What follows belongs to an exercise in optimizing a design on an open flow for small area; a production flow would make more cautious choices.
Function not checked in this run: the RTL went through the layout flow alone.
Power figures rest on the tool's default switching activity, not on a simulated workload.

Fig. 1: placed cells, one color a class
The bar under the picture is 100 um long.
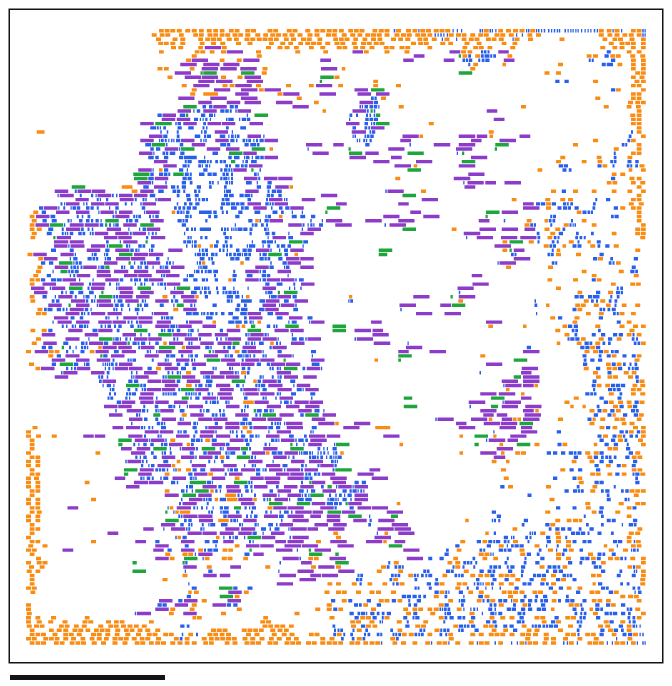
Fig. 2: where the registers sit
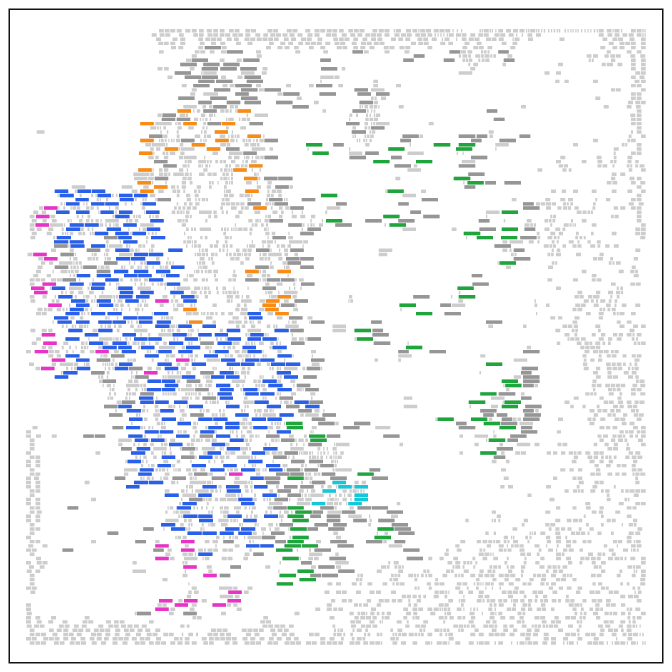
Fig. 3: the whole layout, all layers
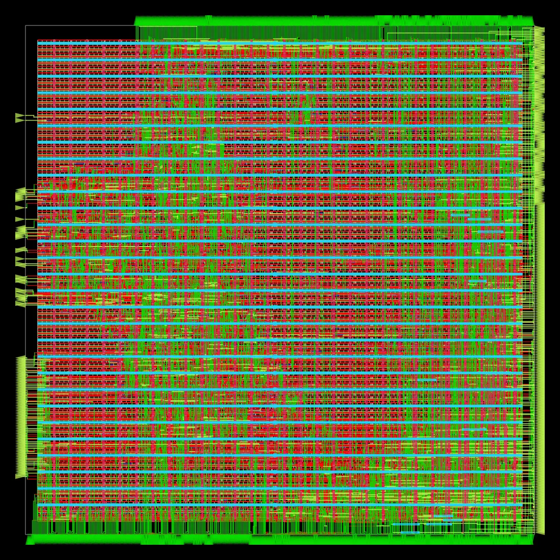
Fig. 4: met2 routing
The bar under the picture is 100 um long.
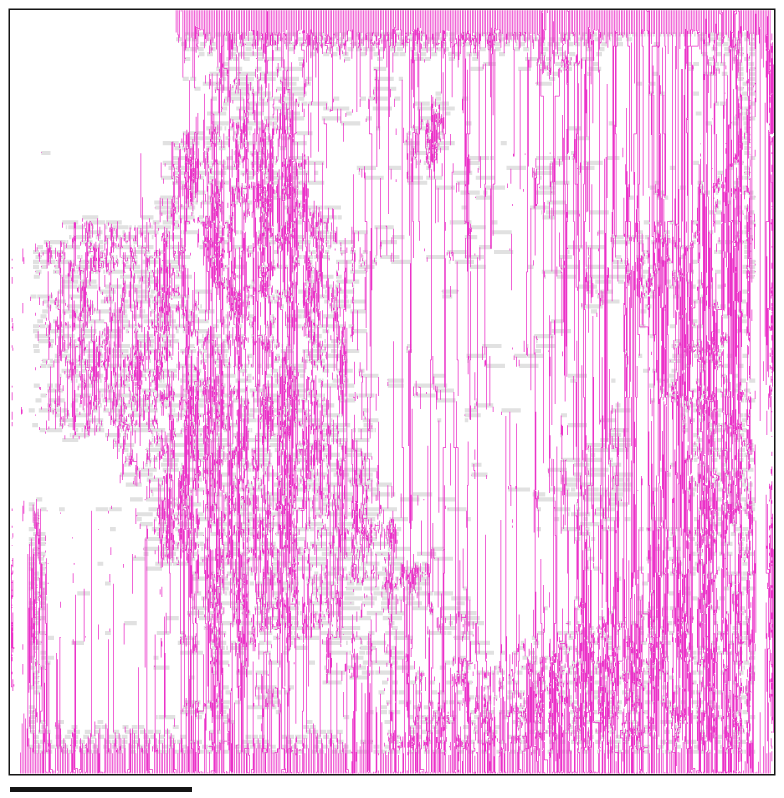
### flow/design.v
`timescale 1 ps / 1 ps
`default_nettype none
module lfsr (
      input  wire         pr_logic_clk_clk,                  
      input  wire         sw_reset,
      input  wire         load_seed,
      input  wire [31:0]  seed,
      output reg  [31:0]  rndm_data,
      input  wire         pr_logic_reset_reset_n             
   );
   reg [31:0] data;
   always_comb
   begin
      data[31]    = rndm_data[0];
      data[30]    = rndm_data[31];
      data[29]    = ~(rndm_data[30] ^ rndm_data[0]);
      data[28:26] = rndm_data[29:27];
      data[25]    = ~(rndm_data[26] ^ rndm_data[0]);
      data[24]    = ~(rndm_data[25] ^ rndm_data[0]);
      data[23:0]  = rndm_data[24:1];
   end
   always_ff @(posedge pr_logic_clk_clk or negedge pr_logic_reset_reset_n) begin
      if (  pr_logic_reset_reset_n == 1'b0 ) begin
         rndm_data <= 'b0;
      end
      else if ( sw_reset == 1'b1 ) begin
         rndm_data <= 'b0;
      end
      else begin
         if ( load_seed == 1'b1 )
            rndm_data <= seed;
         else begin
            rndm_data <= data;
         end
      end
   end
endmodule
`timescale 1 ps / 1 ps
`default_nettype none
module synchronizer #(
   parameter WIDTH = 16,
   parameter STAGES = 3  
)
(
   input wire clk_out,arst_out,
   input wire [WIDTH-1:0] dat_in,
   output reg [WIDTH-1:0] dat_out  
);
reg [STAGES*WIDTH-1:0] c  ;
always @(posedge clk_out or posedge arst_out) begin
   if (arst_out) c <= 0;
   else c <= {c[(STAGES-1)*WIDTH-1:0],dat_in};
end
assign dat_out = c[STAGES*WIDTH-1:(STAGES-1)*WIDTH];
endmodule
`timescale 1 ps / 1 ps
`default_nettype none
module reg_blk (
      input  wire         pr_logic_clk_clk,                  
      input  wire [3:0]   pr_op_err,
      input  wire         local_cal_success,
      input  wire         local_cal_fail,
      input  wire         iopll_locked,
      input  wire [31:0]  performance_cntr,
      input  wire         ddr_access_completed,
      input  wire         clear_start_operation,
      output reg  [1:0]   mode,
      output reg          start_operation,
      output reg          sw_reset,
      output reg          emif_reset,
      output reg          load_seed,
      output reg  [7:0]   limit,
      output reg  [31:0]  mem_addr,
      output reg          post_wr_pulse,
      output reg  [31:0]  seed,
      output reg          pr_logic_cra_waitrequest,          
      output reg  [31:0]  pr_logic_cra_readdata,             
      output reg          pr_logic_cra_readdatavalid,        
      input  wire [0:0]   pr_logic_cra_burstcount,           
      input  wire [31:0]  pr_logic_cra_writedata,            
      input  wire [13:0]  pr_logic_cra_address,              
      input  wire         pr_logic_cra_write,                
      input  wire         pr_logic_cra_read,                 
      input  wire [3:0]   pr_logic_cra_byteenable,           
      input  wire         pr_logic_cra_debugaccess,          
      input  wire         pr_logic_reset_reset_n             
   );
   reg   [31:0]    regfile [0:7];
   reg   [31:0]    pr_logic_cra_readdata_reg;
   reg             pr_logic_cra_readdatavalid_reg;
   reg             sw_reset_d;
   always @(posedge pr_logic_clk_clk or negedge pr_logic_reset_reset_n)  begin
      if (  pr_logic_reset_reset_n == 1'b0 ) begin
         regfile[0] <= 32'hace0_beef;
         regfile[1] <= 32'h0;
         regfile[2] <= 32'h0;
         regfile[3] <= 32'hbee3_beef;
         regfile[4] <= 32'hcab4_beef;
         regfile[5] <= 32'hdab5_beef;
         regfile[6] <= 32'hdad6_beef;
         regfile[7] <= 32'hebb7_beef;
         post_wr_pulse <= 1'b0;
      end
      else begin
         regfile[0][7:0]   <= 8'hef;   
         regfile[0][11:8]  <= pr_op_err;   
         regfile[0][12]    <= local_cal_success;
         regfile[0][13]    <= local_cal_fail;
         regfile[0][15:14] <= 2'h0;   
         regfile[0][16]    <= iopll_locked;
         regfile[0][31:17] <= 2'h0;   
         regfile[3]        <= performance_cntr;
         post_wr_pulse <= 1'b0;
         if (pr_logic_cra_write) begin
            if (~|pr_logic_cra_address[13:5]) begin
               if (( pr_logic_cra_address[4:2] != 3'h0 ) && ( pr_logic_cra_address[4:2] != 3'h3 )) begin
                  regfile[pr_logic_cra_address[4:2]][7:0]   <= pr_logic_cra_byteenable[0] ? pr_logic_cra_writedata[7:0]   : regfile[pr_logic_cra_address[4:2]][7:0];
                  regfile[pr_logic_cra_address[4:2]][15:8]  <= pr_logic_cra_byteenable[1] ? pr_logic_cra_writedata[15:8]  : regfile[pr_logic_cra_address[4:2]][15:8];
                  regfile[pr_logic_cra_address[4:2]][23:16] <= pr_logic_cra_byteenable[2] ? pr_logic_cra_writedata[23:16] : regfile[pr_logic_cra_address[4:2]][23:16];
                  regfile[pr_logic_cra_address[4:2]][31:24] <= pr_logic_cra_byteenable[3] ? pr_logic_cra_writedata[31:24] : regfile[pr_logic_cra_address[4:2]][31:24];
               end
               if ( pr_logic_cra_address[4:2] == 3'h2 ) begin
                  post_wr_pulse <= 1;
               end
               else begin
                  post_wr_pulse <= 0;
               end
            end
         end
         else if ( ( clear_start_operation == 1'b1 ) || ( ddr_access_completed == 1'b1 )) begin
            regfile[1][2] <= 1'b0;
         end
      end
   end 
   always @(posedge pr_logic_clk_clk or negedge pr_logic_reset_reset_n)  begin
      if (  pr_logic_reset_reset_n == 1'b0 ) begin
         pr_logic_cra_readdata_reg <= 32'b0;
         pr_logic_cra_readdatavalid_reg <= 1'b0;
         pr_logic_cra_waitrequest <= 1'b1;
         sw_reset <= 1'b0;
      end
      else begin
         if (pr_logic_cra_read) begin
            if (~|pr_logic_cra_address[13:5]) begin
               pr_logic_cra_readdata_reg <= regfile[pr_logic_cra_address[4:2]];
            end
            else begin
               pr_logic_cra_readdata_reg <= 32'haabb_ccdd;
            end
         end
         pr_logic_cra_readdatavalid_reg <= pr_logic_cra_read;
         pr_logic_cra_waitrequest <= 1'b0;
         sw_reset <= sw_reset_d;
      end
   end 
   always_comb begin  
      pr_logic_cra_readdata        = pr_logic_cra_readdata_reg;
      pr_logic_cra_readdatavalid   = pr_logic_cra_readdatavalid_reg;
      mode             = regfile[1][1:0];
      start_operation  = regfile[1][2];
      sw_reset_d       = regfile[1][3];
      emif_reset       = regfile[1][4];
      load_seed        = regfile[1][5];
      limit            = regfile[1][15:8];
      mem_addr         = regfile[2][31:0];
      seed             = regfile[4][31:0];
   end
endmodule
`timescale 1 ps / 1 ps
`default_nettype none
module rst_blk # (
      parameter RST_CNTR_WIDTH      = 8,
      parameter RECALIB_MAX_NUM     = 2
   ) (
      input  wire         pr_logic_clk_clk,                  
      input  wire         sw_reset,
      input  wire         emif_reset,
      input  wire         start_recalibration,
      output reg          ddr4a_global_reset,
      output reg          max_retry_cal_reached,
      input  wire         reset_recal_counter,
      output reg          rst_blk_busy,
      input  wire         pr_logic_reset_reset_n             
   );
   localparam RST_CNTR_WIDTH_MSB = RST_CNTR_WIDTH -1;
   reg [RST_CNTR_WIDTH_MSB:0] rst_counter;
   reg [2:0]   recal_counter;
   reg     ddr4a_global_reset_q;
   reg     emif_reset_q;
   reg     emif_sw_reset;
   always_comb begin
      rst_blk_busy = ~rst_counter[RST_CNTR_WIDTH_MSB] || ddr4a_global_reset;
   end
   always_ff @(posedge pr_logic_clk_clk or negedge pr_logic_reset_reset_n) begin
      if ( pr_logic_reset_reset_n == 1'b0 ) begin
         recal_counter <= 3'b0;
      end
      else if ( ( sw_reset == 1'b1 ) || ( reset_recal_counter == 1'b1 ) ) begin
         recal_counter <= 3'b0;
      end
      else if ( start_recalibration == 1'b1 ) begin
         recal_counter <= recal_counter + 1'b1;
      end
   end
   always_comb begin
      max_retry_cal_reached = (recal_counter == RECALIB_MAX_NUM) ? 1'b1 : 1'b0 ;
   end
   always_ff @(posedge pr_logic_clk_clk or negedge pr_logic_reset_reset_n) begin
      if ( pr_logic_reset_reset_n == 1'b0 ) begin
         rst_counter <= {RST_CNTR_WIDTH{1'b0}};
      end
      else if (( start_recalibration == 1'b1 ) || ( emif_sw_reset == 1'b1 )) begin
         rst_counter <= {RST_CNTR_WIDTH{1'b0}};
      end
      else if ( rst_counter[RST_CNTR_WIDTH_MSB] == 1'b0 ) begin
         rst_counter <= rst_counter + 1'b1;
      end
   end
   always_ff @(posedge pr_logic_clk_clk or negedge pr_logic_reset_reset_n) begin
      if ( pr_logic_reset_reset_n == 1'b0 ) begin
         ddr4a_global_reset  <= 1'b0;
         ddr4a_global_reset_q  <= 1'b0;
         emif_reset_q <= 1'b0;
         emif_sw_reset <= 1'b0;
      end
      else begin
         ddr4a_global_reset_q <= ~rst_counter[RST_CNTR_WIDTH_MSB];
         ddr4a_global_reset  <= ddr4a_global_reset_q;
         emif_reset_q <= emif_reset;
         emif_sw_reset <= emif_reset & ~emif_reset_q;
      end
   end
endmodule
`timescale 1 ps / 1 ps
`default_nettype none
module mem_access (
      input  wire         pr_logic_clk_clk,                  
      input  wire         sw_reset,
      input  wire         start_operation,
      input  wire         local_cal_success,
      input  wire         local_cal_fail,
      input  wire         max_retry_cal_reached,
      input  wire         ddr_access_completed,
      output reg          clear_start_operation,
      output reg          start_recalibration,
      output reg          start_traffic_generator,
      output reg          busy,    
      output reg          reset_recal_counter,    
      input  wire         rst_blk_busy,
      input  wire         pr_logic_reset_reset_n             
   );
   typedef enum {
      idle_indx,
      calibrate_indx,
      wait_indx,
      retry_cal_indx,
      ddr_access_index
   } states_indx;
   typedef enum logic [4:0] {
      IDLE       = 5'b1 << idle_indx,
      CALIBRATE  = 5'b1 << calibrate_indx,
      WAIT       = 5'b1 << wait_indx,
      RETRY_CAL  = 5'b1 <<  retry_cal_indx,
      DDR_ACCESS = 5'b1 << ddr_access_index,
      UNDEF      = 'x
   } states_definition;
   states_definition curr_state, next_state;
   always_ff @(posedge pr_logic_clk_clk or negedge pr_logic_reset_reset_n) begin
      if (  pr_logic_reset_reset_n == 1'b0 ) begin
         curr_state <= IDLE;
      end
      else if (  sw_reset == 1'b1 ) begin
         curr_state <= IDLE;
      end
      else begin
         curr_state <= next_state;
      end
   end
   always_comb begin
      next_state = UNDEF;
      unique case ( curr_state )
         IDLE: begin
            if ( ( start_operation == 1'b1 ) && ( ddr_access_completed == 1'b0 ) && ( max_retry_cal_reached == 1'b0 ) ) begin
               next_state = CALIBRATE;
            end
            else begin
               next_state = IDLE;
            end
         end
         CALIBRATE: begin
            case ( {local_cal_success, local_cal_fail} )
               2'b 00: begin
                  next_state = WAIT;
               end
               2'b 01: begin
                  if ( max_retry_cal_reached == 1'b0 ) begin
                     next_state = RETRY_CAL;
                  end
                  else begin
                     next_state = IDLE;
                  end
               end
               2'b 10: begin
                  next_state = DDR_ACCESS;
               end
               2'b 11: begin
                  next_state = IDLE;
               end
            endcase
         end
         WAIT: begin
            if ( rst_blk_busy == 1'b1 ) begin
               next_state = WAIT;
            end
            else if ( (local_cal_success || local_cal_fail) == 1'b1 ) begin
               next_state = CALIBRATE;
            end
            else begin
               next_state = WAIT;
            end
         end
         RETRY_CAL: begin
            next_state = WAIT;
         end
         DDR_ACCESS: begin
            if ( start_operation == 1'b1 ) begin
               next_state = DDR_ACCESS;
            end
            else begin
               next_state = IDLE;
            end
         end
         default : next_state = UNDEF;
      endcase
   end
   always_ff @(posedge pr_logic_clk_clk or negedge pr_logic_reset_reset_n) begin
      if (  pr_logic_reset_reset_n == 1'b0 ) begin
         clear_start_operation <= 1'b0; 
         start_recalibration <= 1'b0;
         start_traffic_generator <= 1'b0;
         busy <= 1'b0;
         reset_recal_counter <= 1'b0;
      end
      else if (  sw_reset == 1'b1 ) begin
         clear_start_operation <= 1'b0; 
         start_recalibration <= 1'b0;
         start_traffic_generator <= 1'b0;
         busy <= 1'b0;
         reset_recal_counter <= 1'b0;
      end
      else begin
         clear_start_operation <= 1'b0; 
         start_recalibration <= 1'b0;
         start_traffic_generator <= 1'b0;
         busy <= 1'b0;
         reset_recal_counter <= 1'b0;
         unique case ( next_state )
            IDLE: begin
               if ( ( max_retry_cal_reached == 1'b1 ) &&  ( local_cal_fail == 1'b1 ) ) begin
                  clear_start_operation <= 1'b1; 
               end
            end
            CALIBRATE: begin
               busy <= 1'b1;
               if ( ( max_retry_cal_reached == 1'b1 ) && ( local_cal_success == 1'b1 ) )  begin
                  reset_recal_counter <= 1'b1;
               end
            end
            WAIT: begin
               busy <= 1'b1;
            end
            RETRY_CAL: begin
               start_recalibration <= 1'b1;
               busy <= 1'b1;
            end
            DDR_ACCESS: begin
               busy <= 1'b1;
               start_traffic_generator <= 1'b1;
               if ( ( ddr_access_completed == 1'b1 ) && ( start_operation == 1'b1 ) ) begin
                  clear_start_operation <= 1'b1; 
                  start_traffic_generator <= 1'b0;
               end
            end
            default: begin
               clear_start_operation <= 1'b0; 
               start_recalibration <= 1'b0;
               start_traffic_generator <= 1'b0;
               busy <= 1'b0;
               reset_recal_counter <= 1'b0;
            end
         endcase
      end
   end
endmodule
`timescale 1 ps / 1 ps
`default_nettype none
module traffic_generator (
      input  wire         pr_logic_clk_clk,                  
      input  wire         sw_reset,
      input  wire         start_traffic_generator,
      output reg          ddr_access_completed,
      input  wire [1:0]   mode,
      input  wire [7:0]   limit,
      input  wire [31:0]  mem_addr,
      input  wire         post_wr_pulse,
      input  wire [31:0]  seed,
      input  wire         load_seed,
      output reg          start_ddr_wr_rd,
      output reg  [30:0]  target_address,
      output reg  [511:0] target_data,
      input  wire         pass,
      input  wire         fail,
      input  wire         pr_logic_reset_reset_n             
   );
   wire [31:0]     rndm_data;
   reg             start_traffic_generator_q;
   reg  [31:0]     initial_addr;
   reg  [31:0]     final_addr;
   typedef enum {
      idle_indx,
      active_indx,
      wait_indx
   } states_indx;
   typedef enum logic [2:0] {
      IDLE       = 3'b1 << idle_indx,
      ACTIVE     = 3'b1 << active_indx,
      WAIT       = 3'b1 << wait_indx,
      UNDEF      = 'x
   } states_definition;
   states_definition curr_state, next_state;
   always_ff @(posedge pr_logic_clk_clk or negedge pr_logic_reset_reset_n) begin
      if (  pr_logic_reset_reset_n == 1'b0 ) begin
         curr_state <= IDLE;
      end
      else if (  sw_reset == 1'b1 ) begin
         curr_state <= IDLE;
      end
      else begin
         curr_state <= next_state;
      end
   end
   always_comb begin
      next_state = UNDEF;
      unique case ( curr_state )
         IDLE: begin
            if (( target_address == final_addr[30:0] )  && 
               ( |target_address ))                                next_state = IDLE;
            else if ( start_traffic_generator == 1'b1 )             next_state = ACTIVE;
            else                                                    next_state = IDLE;
         end
         ACTIVE: begin
            if ( target_address == final_addr[30:0] )               next_state = IDLE;
            else                                                    next_state = WAIT;
         end
         WAIT: begin
            if ( pass | fail )                                      next_state = ACTIVE;
            else                                                    next_state = WAIT;
         end
         default :                                                   next_state = UNDEF;
      endcase
   end
   always_ff @(posedge pr_logic_clk_clk or negedge pr_logic_reset_reset_n) begin
      if (  pr_logic_reset_reset_n == 1'b0 ) begin
         initial_addr <= '0;
      end
      else if ( post_wr_pulse == 1'b1 )  begin
         initial_addr <= mem_addr;
      end
   end
   always_ff @(posedge pr_logic_clk_clk or negedge pr_logic_reset_reset_n) begin
      if (  pr_logic_reset_reset_n == 1'b0 ) begin
         ddr_access_completed <= '0;
         start_ddr_wr_rd <= 0;
      end
      else if (  sw_reset == 1'b1 )  begin
         ddr_access_completed <= '0;
         start_ddr_wr_rd <= 0;
      end
      else begin
         ddr_access_completed <= '0;
         start_ddr_wr_rd <= 0;
         unique case ( next_state )
            IDLE: begin
               start_ddr_wr_rd <= 0;
               if (( target_address == final_addr[30:0] ) && ( |target_address ))
                  ddr_access_completed <= 1'b1;
            end
            ACTIVE: begin
               start_ddr_wr_rd <= 1;
            end
            WAIT: begin
               start_ddr_wr_rd <= 1;
            end
            default : begin
               ddr_access_completed <= '0;
               start_ddr_wr_rd <= 0;
            end
         endcase
      end
   end
   always_ff @(posedge pr_logic_clk_clk or negedge pr_logic_reset_reset_n) begin
      if (  pr_logic_reset_reset_n == 1'b0 ) begin
         start_traffic_generator_q <= 1'b0;
         target_address     <= 'b0;
      end
      else if (  sw_reset == 1'b1 ) begin
         start_traffic_generator_q <= 1'b0;
         target_address     <= 'b0;
      end
      else begin
         if ( start_ddr_wr_rd == 0 ) begin
            target_address     <= initial_addr[30:0];
         end
         else if ( ( pass == 1'b1 ) || ( fail == 1'b1 ) ) begin
            target_address <= target_address + 1'b1;
         end
         else  begin
            target_address <= target_address;
         end
         start_traffic_generator_q <= start_traffic_generator;
      end
   end
   always_ff @(posedge pr_logic_clk_clk) begin
      if (( pass   == 1'b1 ) || ( ( start_traffic_generator == 1'b1 ) && ( start_traffic_generator_q == 1'b0 )))
         target_data <= {
                   ~{rndm_data[31:10]},~{rndm_data[9:0],rndm_data[31:22]},~{rndm_data[21:0]},
                   ~{rndm_data[31:10]},~{rndm_data[9:0],rndm_data[31:22]}, {rndm_data[21:0]},
                   ~{rndm_data[31:10]}, {rndm_data[9:0],rndm_data[31:22]},~{rndm_data[21:0]},
                   ~{rndm_data[31:10]}, {rndm_data[9:0],rndm_data[31:22]}, {rndm_data[21:0]},
                    {rndm_data[31:10]},~{rndm_data[9:0],rndm_data[31:22]},~{rndm_data[21:0]},
                    {rndm_data[31:10]},~{rndm_data[9:0],rndm_data[31:22]}, {rndm_data[21:0]},
                    {rndm_data[31:10]}, {rndm_data[9:0],rndm_data[31:22]},~{rndm_data[21:0]},
                    {rndm_data[31:10]}, {rndm_data[9:0],rndm_data[31:22]}, {rndm_data[21:0]} };
   end
   always_comb begin
      if ( mode == 2'b0 ) begin
         final_addr = {9'b0,22'h3f_ffff};
      end
      else begin
         final_addr = mem_addr + limit;
      end
   end
   lfsr u_lfsr (
      .pr_logic_clk_clk                       ( pr_logic_clk_clk ),
      .sw_reset                             ( sw_reset ),
      .load_seed                              ( load_seed ),
      .seed                                   ( seed ),
      .rndm_data                              ( rndm_data ),
      .pr_logic_reset_reset_n                 ( pr_logic_reset_reset_n )
   );
endmodule
`timescale 1 ps / 1 ps
`default_nettype none
module ddr_wr_rd (
      input   wire          pr_logic_clk_clk,             
      input   wire          pr_logic_reset_reset_n,       
      input   wire          sw_reset,
      input   wire          local_cal_success,
      input   wire          start_ddr_wr_rd,
      input   reg  [30:0]   target_address,
      input   reg  [511:0]  target_data,
      input   wire          pr_logic_mm_waitrequest,     
      input   wire [511:0]  pr_logic_mm_readdata,        
      input   wire          pr_logic_mm_readdatavalid,   
      output  reg  [4:0]    pr_logic_mm_burstcount,      
      output  reg  [511:0]  pr_logic_mm_writedata,       
      output  reg  [30:0]   pr_logic_mm_address,         
      output  reg           pr_logic_mm_write,           
      output  reg           pr_logic_mm_read,            
      output  reg  [63:0]   pr_logic_mm_byteenable,      
      output  reg           pr_logic_mm_debugaccess,     
      output reg  pass,
      output reg  fail,
      output reg  ddr_access_completed
   );
   typedef enum {
      idle_index,
      write_index,
      wait_write_done_index,
      read_index,
      wait_read_accepted_index,
      wait_read_done_index,
      data_verification
   } states_indx;
   typedef enum logic [6:0] {
      IDLE                = 7'b1 << idle_index,
      WRITE               = 7'b1 << write_index,
      WAIT_WRITE_DONE     = 7'b1 << wait_write_done_index,
      READ                = 7'b1 << read_index,
      WAIT_READ_ACCEPTED  = 7'b1 << wait_read_accepted_index,
      WAIT_READ_DONE      = 7'b1 << wait_read_done_index,
      DATA_VERIFICATION   = 7'b1 << data_verification,
      UNDEF               = 'x
   } states_definition;
   states_definition curr_state, next_state;
   reg [511:0] reference_data;
   reg [30:0]  reference_addr;
   always_comb begin
      ddr_access_completed = pass | fail;
      pr_logic_mm_debugaccess = 1'b0;
   end
   always_ff @(posedge pr_logic_clk_clk) begin
      pr_logic_mm_writedata    <= target_data;
      if ( next_state == WRITE ) begin
         reference_data <= target_data;
         reference_addr <= target_address;
      end
   end
   assign pr_logic_mm_address      = reference_addr;    
   assign pr_logic_mm_byteenable   = '1;                
   assign pr_logic_mm_burstcount   = 5'b1;
   always_ff @(posedge pr_logic_clk_clk or negedge pr_logic_reset_reset_n) begin
      if (  pr_logic_reset_reset_n == 1'b0 ) begin
         curr_state <= IDLE;
      end
      else if ( sw_reset == 1'b1 ) begin
         curr_state <= IDLE;
      end
      else begin
         curr_state <= next_state;
      end
   end
   always_comb
   begin
      next_state = UNDEF;
      unique case ( curr_state )
         IDLE: begin
            if ( start_ddr_wr_rd == 1'b1 ) begin
               next_state = WRITE;
            end
            else begin
               next_state = IDLE;
            end
         end
         WRITE: begin
            next_state = WAIT_WRITE_DONE;
         end
         WAIT_WRITE_DONE: begin
            if ( pr_logic_mm_waitrequest == 1'b1 ) begin
               next_state = WAIT_WRITE_DONE;
            end
            else begin
               next_state = READ;
            end
         end
         READ: begin
            next_state = WAIT_READ_ACCEPTED;
         end
         WAIT_READ_ACCEPTED: begin
            if ( pr_logic_mm_waitrequest == 1'b1 ) begin
               next_state = WAIT_READ_ACCEPTED;
            end
            else begin
               next_state = WAIT_READ_DONE;
            end
         end
         WAIT_READ_DONE: begin
            if ( pr_logic_mm_readdatavalid == 1'b1 ) begin
               next_state = DATA_VERIFICATION;
            end
            else begin
               next_state = WAIT_READ_DONE;
            end
         end
         DATA_VERIFICATION: begin
            if ( pass | fail ) begin
               next_state = IDLE;
            end
            else begin
               next_state = DATA_VERIFICATION;
            end
         end
         default: begin
            next_state = UNDEF;
         end
      endcase
   end
   always_ff @(posedge pr_logic_clk_clk or negedge pr_logic_reset_reset_n) begin
      if ( pr_logic_reset_reset_n == 1'b0 ) begin
         pr_logic_mm_write <= 1'b0;
         pr_logic_mm_read <= 1'b0; 
         pass <= 1'b0;
         fail <= 1'b0;
      end
      else if ( sw_reset == 1'b1 ) begin
         pr_logic_mm_write <= 1'b0;
         pr_logic_mm_read <= 1'b0; 
         pass <= 1'b0;
         fail <= 1'b0;
      end 
      else begin
         pr_logic_mm_write <= 1'b0;
         pr_logic_mm_read <= 1'b0; 
         pass <= 1'b0;
         fail <= 1'b0;
         unique case ( next_state )
            IDLE: begin
            end
            WRITE: begin
               pr_logic_mm_write  <= 1'b1;
            end
            WAIT_WRITE_DONE: begin
               if ( pr_logic_mm_waitrequest == 1'b1 ) begin
                  pr_logic_mm_write <= 1'b1;
               end
            end
            READ: begin
               pr_logic_mm_read   <= 1'b1;
            end
            WAIT_READ_ACCEPTED: begin
               if ( pr_logic_mm_waitrequest == 1'b1 ) begin
                  pr_logic_mm_read <= 1'b1;
               end
            end
            WAIT_READ_DONE: begin
            end
            DATA_VERIFICATION: begin
               if ( pr_logic_mm_readdatavalid == 1'b1 ) begin
                  if (pr_logic_mm_readdata == reference_data) begin
                     pass <= 1'b1;
                  end
                  else begin
                     fail <= 1'b1;
                  end
               end
            end
            default: begin
               pr_logic_mm_write <= 1'b0;
               pr_logic_mm_read <= 1'b0; 
               pass <= 1'b0;
               fail <= 1'b0;
            end
         endcase
      end
   end
endmodule
`timescale 1 ps / 1 ps
`default_nettype none
module perf_cntr (
      input  wire         pr_logic_clk_clk,                  
      input  wire         sw_reset,
      input  wire         pass,
      output reg [31:0]   performance_cntr,
      input  wire         pr_logic_reset_reset_n             
   );
   always_ff @(posedge pr_logic_clk_clk or negedge pr_logic_reset_reset_n) begin
      if (  pr_logic_reset_reset_n == 1'b0 ) begin
         performance_cntr <= 'b0;
      end
      else if (  sw_reset == 1'b1 ) begin
         performance_cntr <= 'b0;
      end
      else begin
         if ( pass == 1'b1 ) begin
            performance_cntr <= performance_cntr + 1;
         end
      end
   end
endmodule
`timescale 1 ps / 1 ps
`default_nettype none
module fault_detect (
      input   wire        pr_logic_clk_clk,        
      input   wire        sw_reset,
      input   wire        start_operation,
      input   wire        max_retry_cal_reached,
      input   wire        fail,
      output  reg [3:0]   pr_op_err,
      input   wire        pr_logic_reset_reset_n   
   );
   reg start_operation_q;
   reg clear_pr_op_err;
   always_ff @(posedge pr_logic_clk_clk or negedge pr_logic_reset_reset_n) begin
      if (  pr_logic_reset_reset_n == 1'b0 ) begin
         pr_op_err <= 'b0;
         start_operation_q <= 1'b0;
         clear_pr_op_err <= 1'b0;
      end
      else if (  sw_reset == 1'b1 ) begin
         pr_op_err <= 'b0;
         start_operation_q <= 1'b0;
         clear_pr_op_err <= 1'b0;
      end
      else begin
         start_operation_q <= start_operation;
         clear_pr_op_err <= ~start_operation_q && start_operation;
         if ( clear_pr_op_err == 1'b1 ) begin
            pr_op_err <= 'b0;
         end
         else begin
            pr_op_err[0] <= max_retry_cal_reached;
            pr_op_err[1] <= fail;
         end
      end
   end
endmodule
`timescale 1 ps / 1 ps
`default_nettype none
module ddr4_access_top (
      input  wire         pr_logic_clk_clk,                  
      input  wire         iopll_locked,
      input  wire         pr_logic_mm_waitrequest,           
      input  wire [511:0] pr_logic_mm_readdata,              
      input  wire         pr_logic_mm_readdatavalid,         
      output reg  [4:0]   pr_logic_mm_burstcount,            
      output reg  [511:0] pr_logic_mm_writedata,             
      output reg  [30:0]  pr_logic_mm_address,               
      output reg          pr_logic_mm_write,                 
      output reg          pr_logic_mm_read,                  
      output reg  [63:0]  pr_logic_mm_byteenable,            
      output reg          pr_logic_mm_debugaccess,           
      input  wire         local_cal_success,
      input  wire         local_cal_fail,   
      output wire         ddr4a_global_reset,
      output reg          pr_logic_reset,
      output reg          pr_logic_cra_waitrequest,          
      output wire [31:0]  pr_logic_cra_readdata,             
      output wire         pr_logic_cra_readdatavalid,        
      input  wire [0:0]   pr_logic_cra_burstcount,           
      input  wire [31:0]  pr_logic_cra_writedata,            
      input  wire [13:0]  pr_logic_cra_address,              
      input  wire         pr_logic_cra_write,                
      input  wire         pr_logic_cra_read,                 
      input  wire [3:0]   pr_logic_cra_byteenable,           
      input  wire         pr_logic_cra_debugaccess,          
      input  wire         pr_logic_reset_reset_n             
   );
   localparam RST_CNTR_WIDTH  = 8;
   localparam RECALIB_MAX_NUM = 2;   
   wire [1:0]   mode;
   wire         start_operation;
   wire         sw_reset;
   wire         emif_reset;
   wire [7:0]   limit;
   wire [31:0]  mem_addr;
   wire         post_wr_pulse;
   wire [31:0]  seed;
   wire         cal_success, cal_fail;
   wire         clear_start_operation;
   wire         start_recalibration;
   wire         start_traffic_generator;
   wire         busy;
   wire         reset_recal_counter;
   wire         max_retry_cal_reached;
   wire         rst_blk_busy;
   wire         ddr_access_completed;
   wire         pass;
   wire         fail;
   wire         load_seed;
   wire         start_ddr_wr_rd;
   always_comb
   begin
      pr_logic_reset = sw_reset | ~pr_logic_reset_reset_n;
   end
   wire [3:0]   pr_op_err;
   wire [31:0]  performance_cntr;
   reg [30:0]  target_address;
   reg [511:0] target_data;
   synchronizer # ( 
      .WIDTH    (1),
      .STAGES   (2)
   ) u_synchronizer_cal_success (
      .clk_out                                ( pr_logic_clk_clk ),
      .arst_out                               ( ~pr_logic_reset_reset_n ),
      .dat_in                                 ( local_cal_success ),
      .dat_out                                ( cal_success )
   );
   synchronizer # ( 
      .WIDTH    (1),
      .STAGES   (2)
   ) u_synchronizer_cal_fail (
      .clk_out                                ( pr_logic_clk_clk ),
      .arst_out                               ( ~pr_logic_reset_reset_n ),
      .dat_in                                 ( local_cal_fail ),
      .dat_out                                ( cal_fail )
   );
   reg_blk u_reg_blk (
      .pr_logic_clk_clk                       ( pr_logic_clk_clk ),
      .iopll_locked                           ( iopll_locked ),
      .pr_op_err                             ( pr_op_err ),
      .local_cal_success                      ( cal_success ),
      .local_cal_fail                           ( cal_fail ),
      .performance_cntr                       ( performance_cntr ),
      .clear_start_operation                  ( clear_start_operation ),
      .ddr_access_completed                   ( ddr_access_completed ),
      .mode                                ( mode ),
      .start_operation                        ( start_operation ),
      .sw_reset                               ( sw_reset ),
      .emif_reset                             ( emif_reset ),
      .load_seed                              ( load_seed ),
      .limit                               ( limit ),
      .mem_addr                               ( mem_addr ),
      .post_wr_pulse                          ( post_wr_pulse ),
      .seed                                   ( seed ),
      .pr_logic_cra_waitrequest              ( pr_logic_cra_waitrequest ),
      .pr_logic_cra_readdata                 ( pr_logic_cra_readdata ),
      .pr_logic_cra_readdatavalid               ( pr_logic_cra_readdatavalid ),
      .pr_logic_cra_burstcount               ( pr_logic_cra_burstcount ),
      .pr_logic_cra_writedata                ( pr_logic_cra_writedata ),
      .pr_logic_cra_address                  ( pr_logic_cra_address ),
      .pr_logic_cra_write                    ( pr_logic_cra_write ),
      .pr_logic_cra_read                      ( pr_logic_cra_read ),
      .pr_logic_cra_byteenable               ( pr_logic_cra_byteenable ),
      .pr_logic_cra_debugaccess              ( pr_logic_cra_debugaccess ),
      .pr_logic_reset_reset_n                ( pr_logic_reset_reset_n )
   );
   rst_blk # (
      .RST_CNTR_WIDTH                         ( RST_CNTR_WIDTH ),
      .RECALIB_MAX_NUM                        ( RECALIB_MAX_NUM )
   ) u_rst_blk (
      .pr_logic_clk_clk                       ( pr_logic_clk_clk ),
      .start_recalibration                    ( start_recalibration ),
      .sw_reset                             ( sw_reset ),
      .emif_reset                             ( emif_reset ),
      .ddr4a_global_reset                     ( ddr4a_global_reset ),
      .max_retry_cal_reached                  ( max_retry_cal_reached ),
      .reset_recal_counter                    ( reset_recal_counter ),
      .rst_blk_busy                           ( rst_blk_busy ),
      .pr_logic_reset_reset_n                 ( pr_logic_reset_reset_n )
   );
   mem_access u_mem_access (
      .pr_logic_clk_clk                       ( pr_logic_clk_clk ),
      .sw_reset                             ( sw_reset ),
      .start_operation                        ( start_operation ),
      .local_cal_success                       ( cal_success ),
      .local_cal_fail                          ( cal_fail ),
      .max_retry_cal_reached                  ( max_retry_cal_reached ),
      .ddr_access_completed                   ( ddr_access_completed ),
      .clear_start_operation                  ( clear_start_operation ),
      .start_recalibration                    ( start_recalibration ),        
      .rst_blk_busy                           ( rst_blk_busy ),
      .start_traffic_generator                ( start_traffic_generator ),        
      .busy                                   ( busy ),        
      .reset_recal_counter                    ( reset_recal_counter ),
      .pr_logic_reset_reset_n                 ( pr_logic_reset_reset_n )
   );
   traffic_generator u_traffic_generator (
      .pr_logic_clk_clk                       ( pr_logic_clk_clk ),
      .sw_reset                             ( sw_reset ),
      .start_traffic_generator                ( start_traffic_generator ),        
      .ddr_access_completed                   ( ddr_access_completed ),
      .mode                                ( mode ),
      .limit                               ( limit ),
      .mem_addr                               ( mem_addr ),
      .post_wr_pulse                          ( post_wr_pulse ),
      .seed                                   ( seed ),
      .load_seed                              ( load_seed ),
      .start_ddr_wr_rd                        ( start_ddr_wr_rd ),
      .target_address                         ( target_address ),
      .target_data                            ( target_data ),
      .pass                                   ( pass ),
      .fail                                   ( fail ),
      .pr_logic_reset_reset_n                 ( pr_logic_reset_reset_n )
   );
   ddr_wr_rd u_ddr_wr_rd (
      .pr_logic_clk_clk                       ( pr_logic_clk_clk ),
      .sw_reset                             ( sw_reset ),
      .local_cal_success                       ( cal_success ),
      .start_ddr_wr_rd                        ( start_ddr_wr_rd ),        
      .target_address                         ( target_address ),
      .target_data                            ( target_data ),
      .pr_logic_mm_waitrequest                ( pr_logic_mm_waitrequest ),
      .pr_logic_mm_readdata                   ( pr_logic_mm_readdata ),
      .pr_logic_mm_readdatavalid              ( pr_logic_mm_readdatavalid ),
      .pr_logic_mm_burstcount                 ( pr_logic_mm_burstcount ),
      .pr_logic_mm_writedata                  ( pr_logic_mm_writedata ),
      .pr_logic_mm_address                    ( pr_logic_mm_address ),
      .pr_logic_mm_write                      ( pr_logic_mm_write ),
      .pr_logic_mm_read                       ( pr_logic_mm_read ),
      .pr_logic_mm_byteenable                 ( pr_logic_mm_byteenable ),
      .pr_logic_mm_debugaccess                ( pr_logic_mm_debugaccess ),
      .pass                                   ( pass ),
      .fail                                   ( fail ),
      .ddr_access_completed                   (  ),
      .pr_logic_reset_reset_n                 ( pr_logic_reset_reset_n )
   );
   perf_cntr u_perf_cntr (
      .pr_logic_clk_clk                       ( pr_logic_clk_clk ),
      .sw_reset                             ( sw_reset ),
      .pass                                   ( pass ),
      .performance_cntr                       ( performance_cntr ),
      .pr_logic_reset_reset_n                 ( pr_logic_reset_reset_n )
   );
   fault_detect u_fault_detect (
      .pr_logic_clk_clk                       ( pr_logic_clk_clk ),
      .sw_reset                             ( sw_reset ),
      .start_operation                      ( start_operation ),
      .max_retry_cal_reached                  ( max_retry_cal_reached ),
      .fail                                   ( fail ),
      .pr_op_err                             ( pr_op_err ),
      .pr_logic_reset_reset_n                 ( pr_logic_reset_reset_n )
   );
endmodule
### flow/run.sh
#!/bin/bash
# synth_recipe.tcl (not shown) runs the flow's synth.tcl, then flattens the netlist and writes it again
# the make line also repeats each setting of config.mk as NAME=value (left out here)
make -C /OpenROAD-flow-scripts/flow DESIGN_CONFIG=/design/flow/config.mk WORK_HOME=/design/flow/orfs CLKGATE_MAP_FILE= SYNTH_SCRIPT=/design/flow/synth_recipe.tcl finish
### flow/config.mk
export PLATFORM = sky130hd
export DESIGN_NAME = ddr4_access_top
export DESIGN_NICKNAME = ddr4_access_top
export VERILOG_FILES = /design/flow/design.v
export SDC_FILE = /design/flow/constraint.sdc
export NUM_CORES = 4
export LEC_CHECK = 0
export CAP_MARGIN = 20
export CORE_AREA = 10 10 410 410
export DIE_AREA = 0 0 420 420
export SLEW_MARGIN = 20
### flow/constraint.sdc
create_clock -name core_clock -period 5.0 [get_ports {pr_logic_clk_clk}]
set_input_delay 1.0000 -clock core_clock [delete_from_list [all_inputs] [get_ports {pr_logic_clk_clk}]]
set_output_delay 1.0000 -clock core_clock [all_outputs]
set_load 0.01 [all_outputs]
==> run_results.csv <==
group,metric,value,unit
outcome,status,"finished clean",
drt,wl_met1,80.5,mm
pwr,clkPwrFrac,46.0,%
yosys,syn_area,36400,um^2
placement,gp_congestion,0.933,
drt,drt-pass1-iter-count,7,
pwr,switchingPower,3220,uW
sta,slew_headroom,26.4,%
worst_setup_path,slowest_delay,0.60,ns
yosys,synth_area_leaders,"dfrtp_1 22%, edfxtp_1 13%, buf_4 11%, dfstp_2 10%, xor2_1 5.2%",
pwr,p_comb_share,8.6,%
clocking,clock_sinks,690,
pwr,p_clk,6130,uW
worst_setup_path,path_max_fanout,6,
yosys,synthXorXnorAreaFrac,9.17,%
yosys,yosys_warnings,15,
finish,layout.nonclk_buf_share,24.7,%
sta,fin_ws,0.760,ns
pwr,intPower,10100,uW
finish,buffers,1243,
finish,nFlopsAndLatches,690,
yosys,ys_seq_area_share,49.2,%
worst_setup_path,reg2reg_depth,13,
drt,maxUsedRoutingLayer,"met5",
yosys,synth_mux_area_share,2.83,%
yosys,synth_edf_count,159,
worst_setup_path,crit_start,"u_reg_blk.regfile[1][8]$_DFFE_PN0P_",
clocking,clk_root_buffer_cell,"clkbuf_16",
yosys,synth_top_family_by_area,"buffers and inverters",
global_route,grt_util_all_layers,22.7,%
worst_setup_path,critPathKind,"register to register",
worst_setup_path,cp.required,5.60,ns
job,max_cap_viol_count,0,
yosys,yosysTopAreaCellShare,22.5,%
finish,instances_no_fill,6448,
sta,fin_setup_tns,0,ns
finish,multi_input_gates,2176,
drt,drc_errors,0,
placement,io_buffer_count,1149,
pwr,seqPwrFrac,45.4,%
finish,biggestCellCategory,"sequential cells",
die,coreArea,159000,um^2
finish,fin_nets,4857,
finish,inverters_excl_clock,77,
worst_setup_path,cp_cell_sequence,"ha_1 > fa_1 > a211oi_2 > o211ai_1 > buf_4 > a2111oi_0 > a211oi_1 > a21oi_1 > nand4_1 > or4_4 > or4_1 > nor3_2 > buf_4",
worst_setup_path,worst-path-stages,13,
worst_setup_path,crit_slowest_cell,"or4_4",
worst_hold_path,hold_class,"primary input to asynchronous set/reset pin",
clocking,clockBufferDepth,3,
pwr,pg_comb,1140,uW
clocking,cts_made_buffers,81,
clocking,clock_latency,0.68,ns
pwr,peakVddDrop,0.253,mV
finish,fillers,16278,
yosys,synth_top_cell_by_area,"dfrtp_1",
yosys,synthAdderAreaFrac,0.536,%
sta,period_needed,4.24,ns
clocking,cts_setup_buffers,0,
worst_setup_path,cp.arrival,4.84,ns
global_route,gr-total-overflow,0,
clocking,cts_resized,0,
finish,drive_gt1_share,9.87,%
worst_setup_path,crit_family,"simple AND/OR/NAND/NOR gates",
sta,worst_clock_skew,0.0305,ns
placement,dp_slack,0.824,ns
drt,avgViaCountPerCell,4.72,
sta,hold_ws,0.135,ns
worst_setup_path,critPathCapture,"u_traffic_generator.ddr_access_completed$_DFF_PN0_",
yosys,yosysMostFrequentCell,"buf_4",
sta,rsz0062_at_grt,"no",
pwr,power_leader,"the clock network",
global_route,grt_pass1_vias,30023,
worst_setup_path,critPathCaptureType,"register",
worst_setup_path,cp_common_cell,"buf_4",
Back to the opening pictures, Fig. 1:
legend:
  orange:
    class: other buffers and delay cells
    cells: 1243
  blue:
    class: combinational and other logic
    cells: 2253
  green:
    class: clock drivers and dummy loads
    cells: 150
  purple:
    class: flops
    cells: 690
Placement Rows: 146
finished layout cell area: 49900 um^2
Seq area share: 36.0%

Back to the opening pictures, Fig. 2:
legend:
  blue:
    name_in_the_netlist: u_reg_blk.regfile
    sequential_cells: 256
    where: middle left
  orange:
    name_in_the_netlist: u_traffic_generator.initial_addr
    sequential_cells: 31
  green:
    name_in_the_netlist: u_traffic_generator.target_data
    sequential_cells: 64
  magenta:
    name_in_the_netlist: u_reg_blk.pr_logic_cra_readdata_reg
    sequential_cells: 32
  cyan:
    name_in_the_netlist: u_rst_blk.rst_counter
    sequential_cells: 8
    where: bottom center
Final Core Density: 31.4%
flip-flop and latch area: 17900 um^2

Back to the opening pictures, Fig. 3:
Die W: 420 um
Die ar.: 176000 um^2

Back to the opening pictures, Fig. 4:
main direction: vertical
share of all routed wire: 51%
nets with wire on the layer: 4202
met2 usage: 40.3%
DR vias: 30412

separate check: timing with driven ports:
The results above use ideal ports. As a check the final layout listed here was re-extracted and re-timed, cells and wires unchanged.
Step 1 (the two cells are an assumption about what drives the block):
set clk [get_ports {pr_logic_clk_clk}]
set_driving_cell -lib_cell sky130_fd_sc_hd__clkbuf_16 $clk
set_driving_cell -lib_cell sky130_fd_sc_hd__buf_2 [delete_from_list [all_inputs] $clk]
Step 2 adds t to the input delays and takes it off the output delays; t is the mean of the earliest and latest rising clock arrival at the registers after step 1. Input paths then give back, and output paths get back, about the clock's delay inside the block.
Three values: no drivers, after step 1, after step 2; two values: the first two.
shift t [ns]: 0.734
setup WS [ns]: 0.760 / 0.760 / 0.760
worst setup path after step 2: register to register
worst register clock-pin slew, ns: 0.07 / 0.07
worst data-port slew with drivers (ns): 0.21
After both steps setup and hold are still met in this run. The setup slack of this run moves by 0.000 ns with the drivers and by 0.000 ns with both steps.
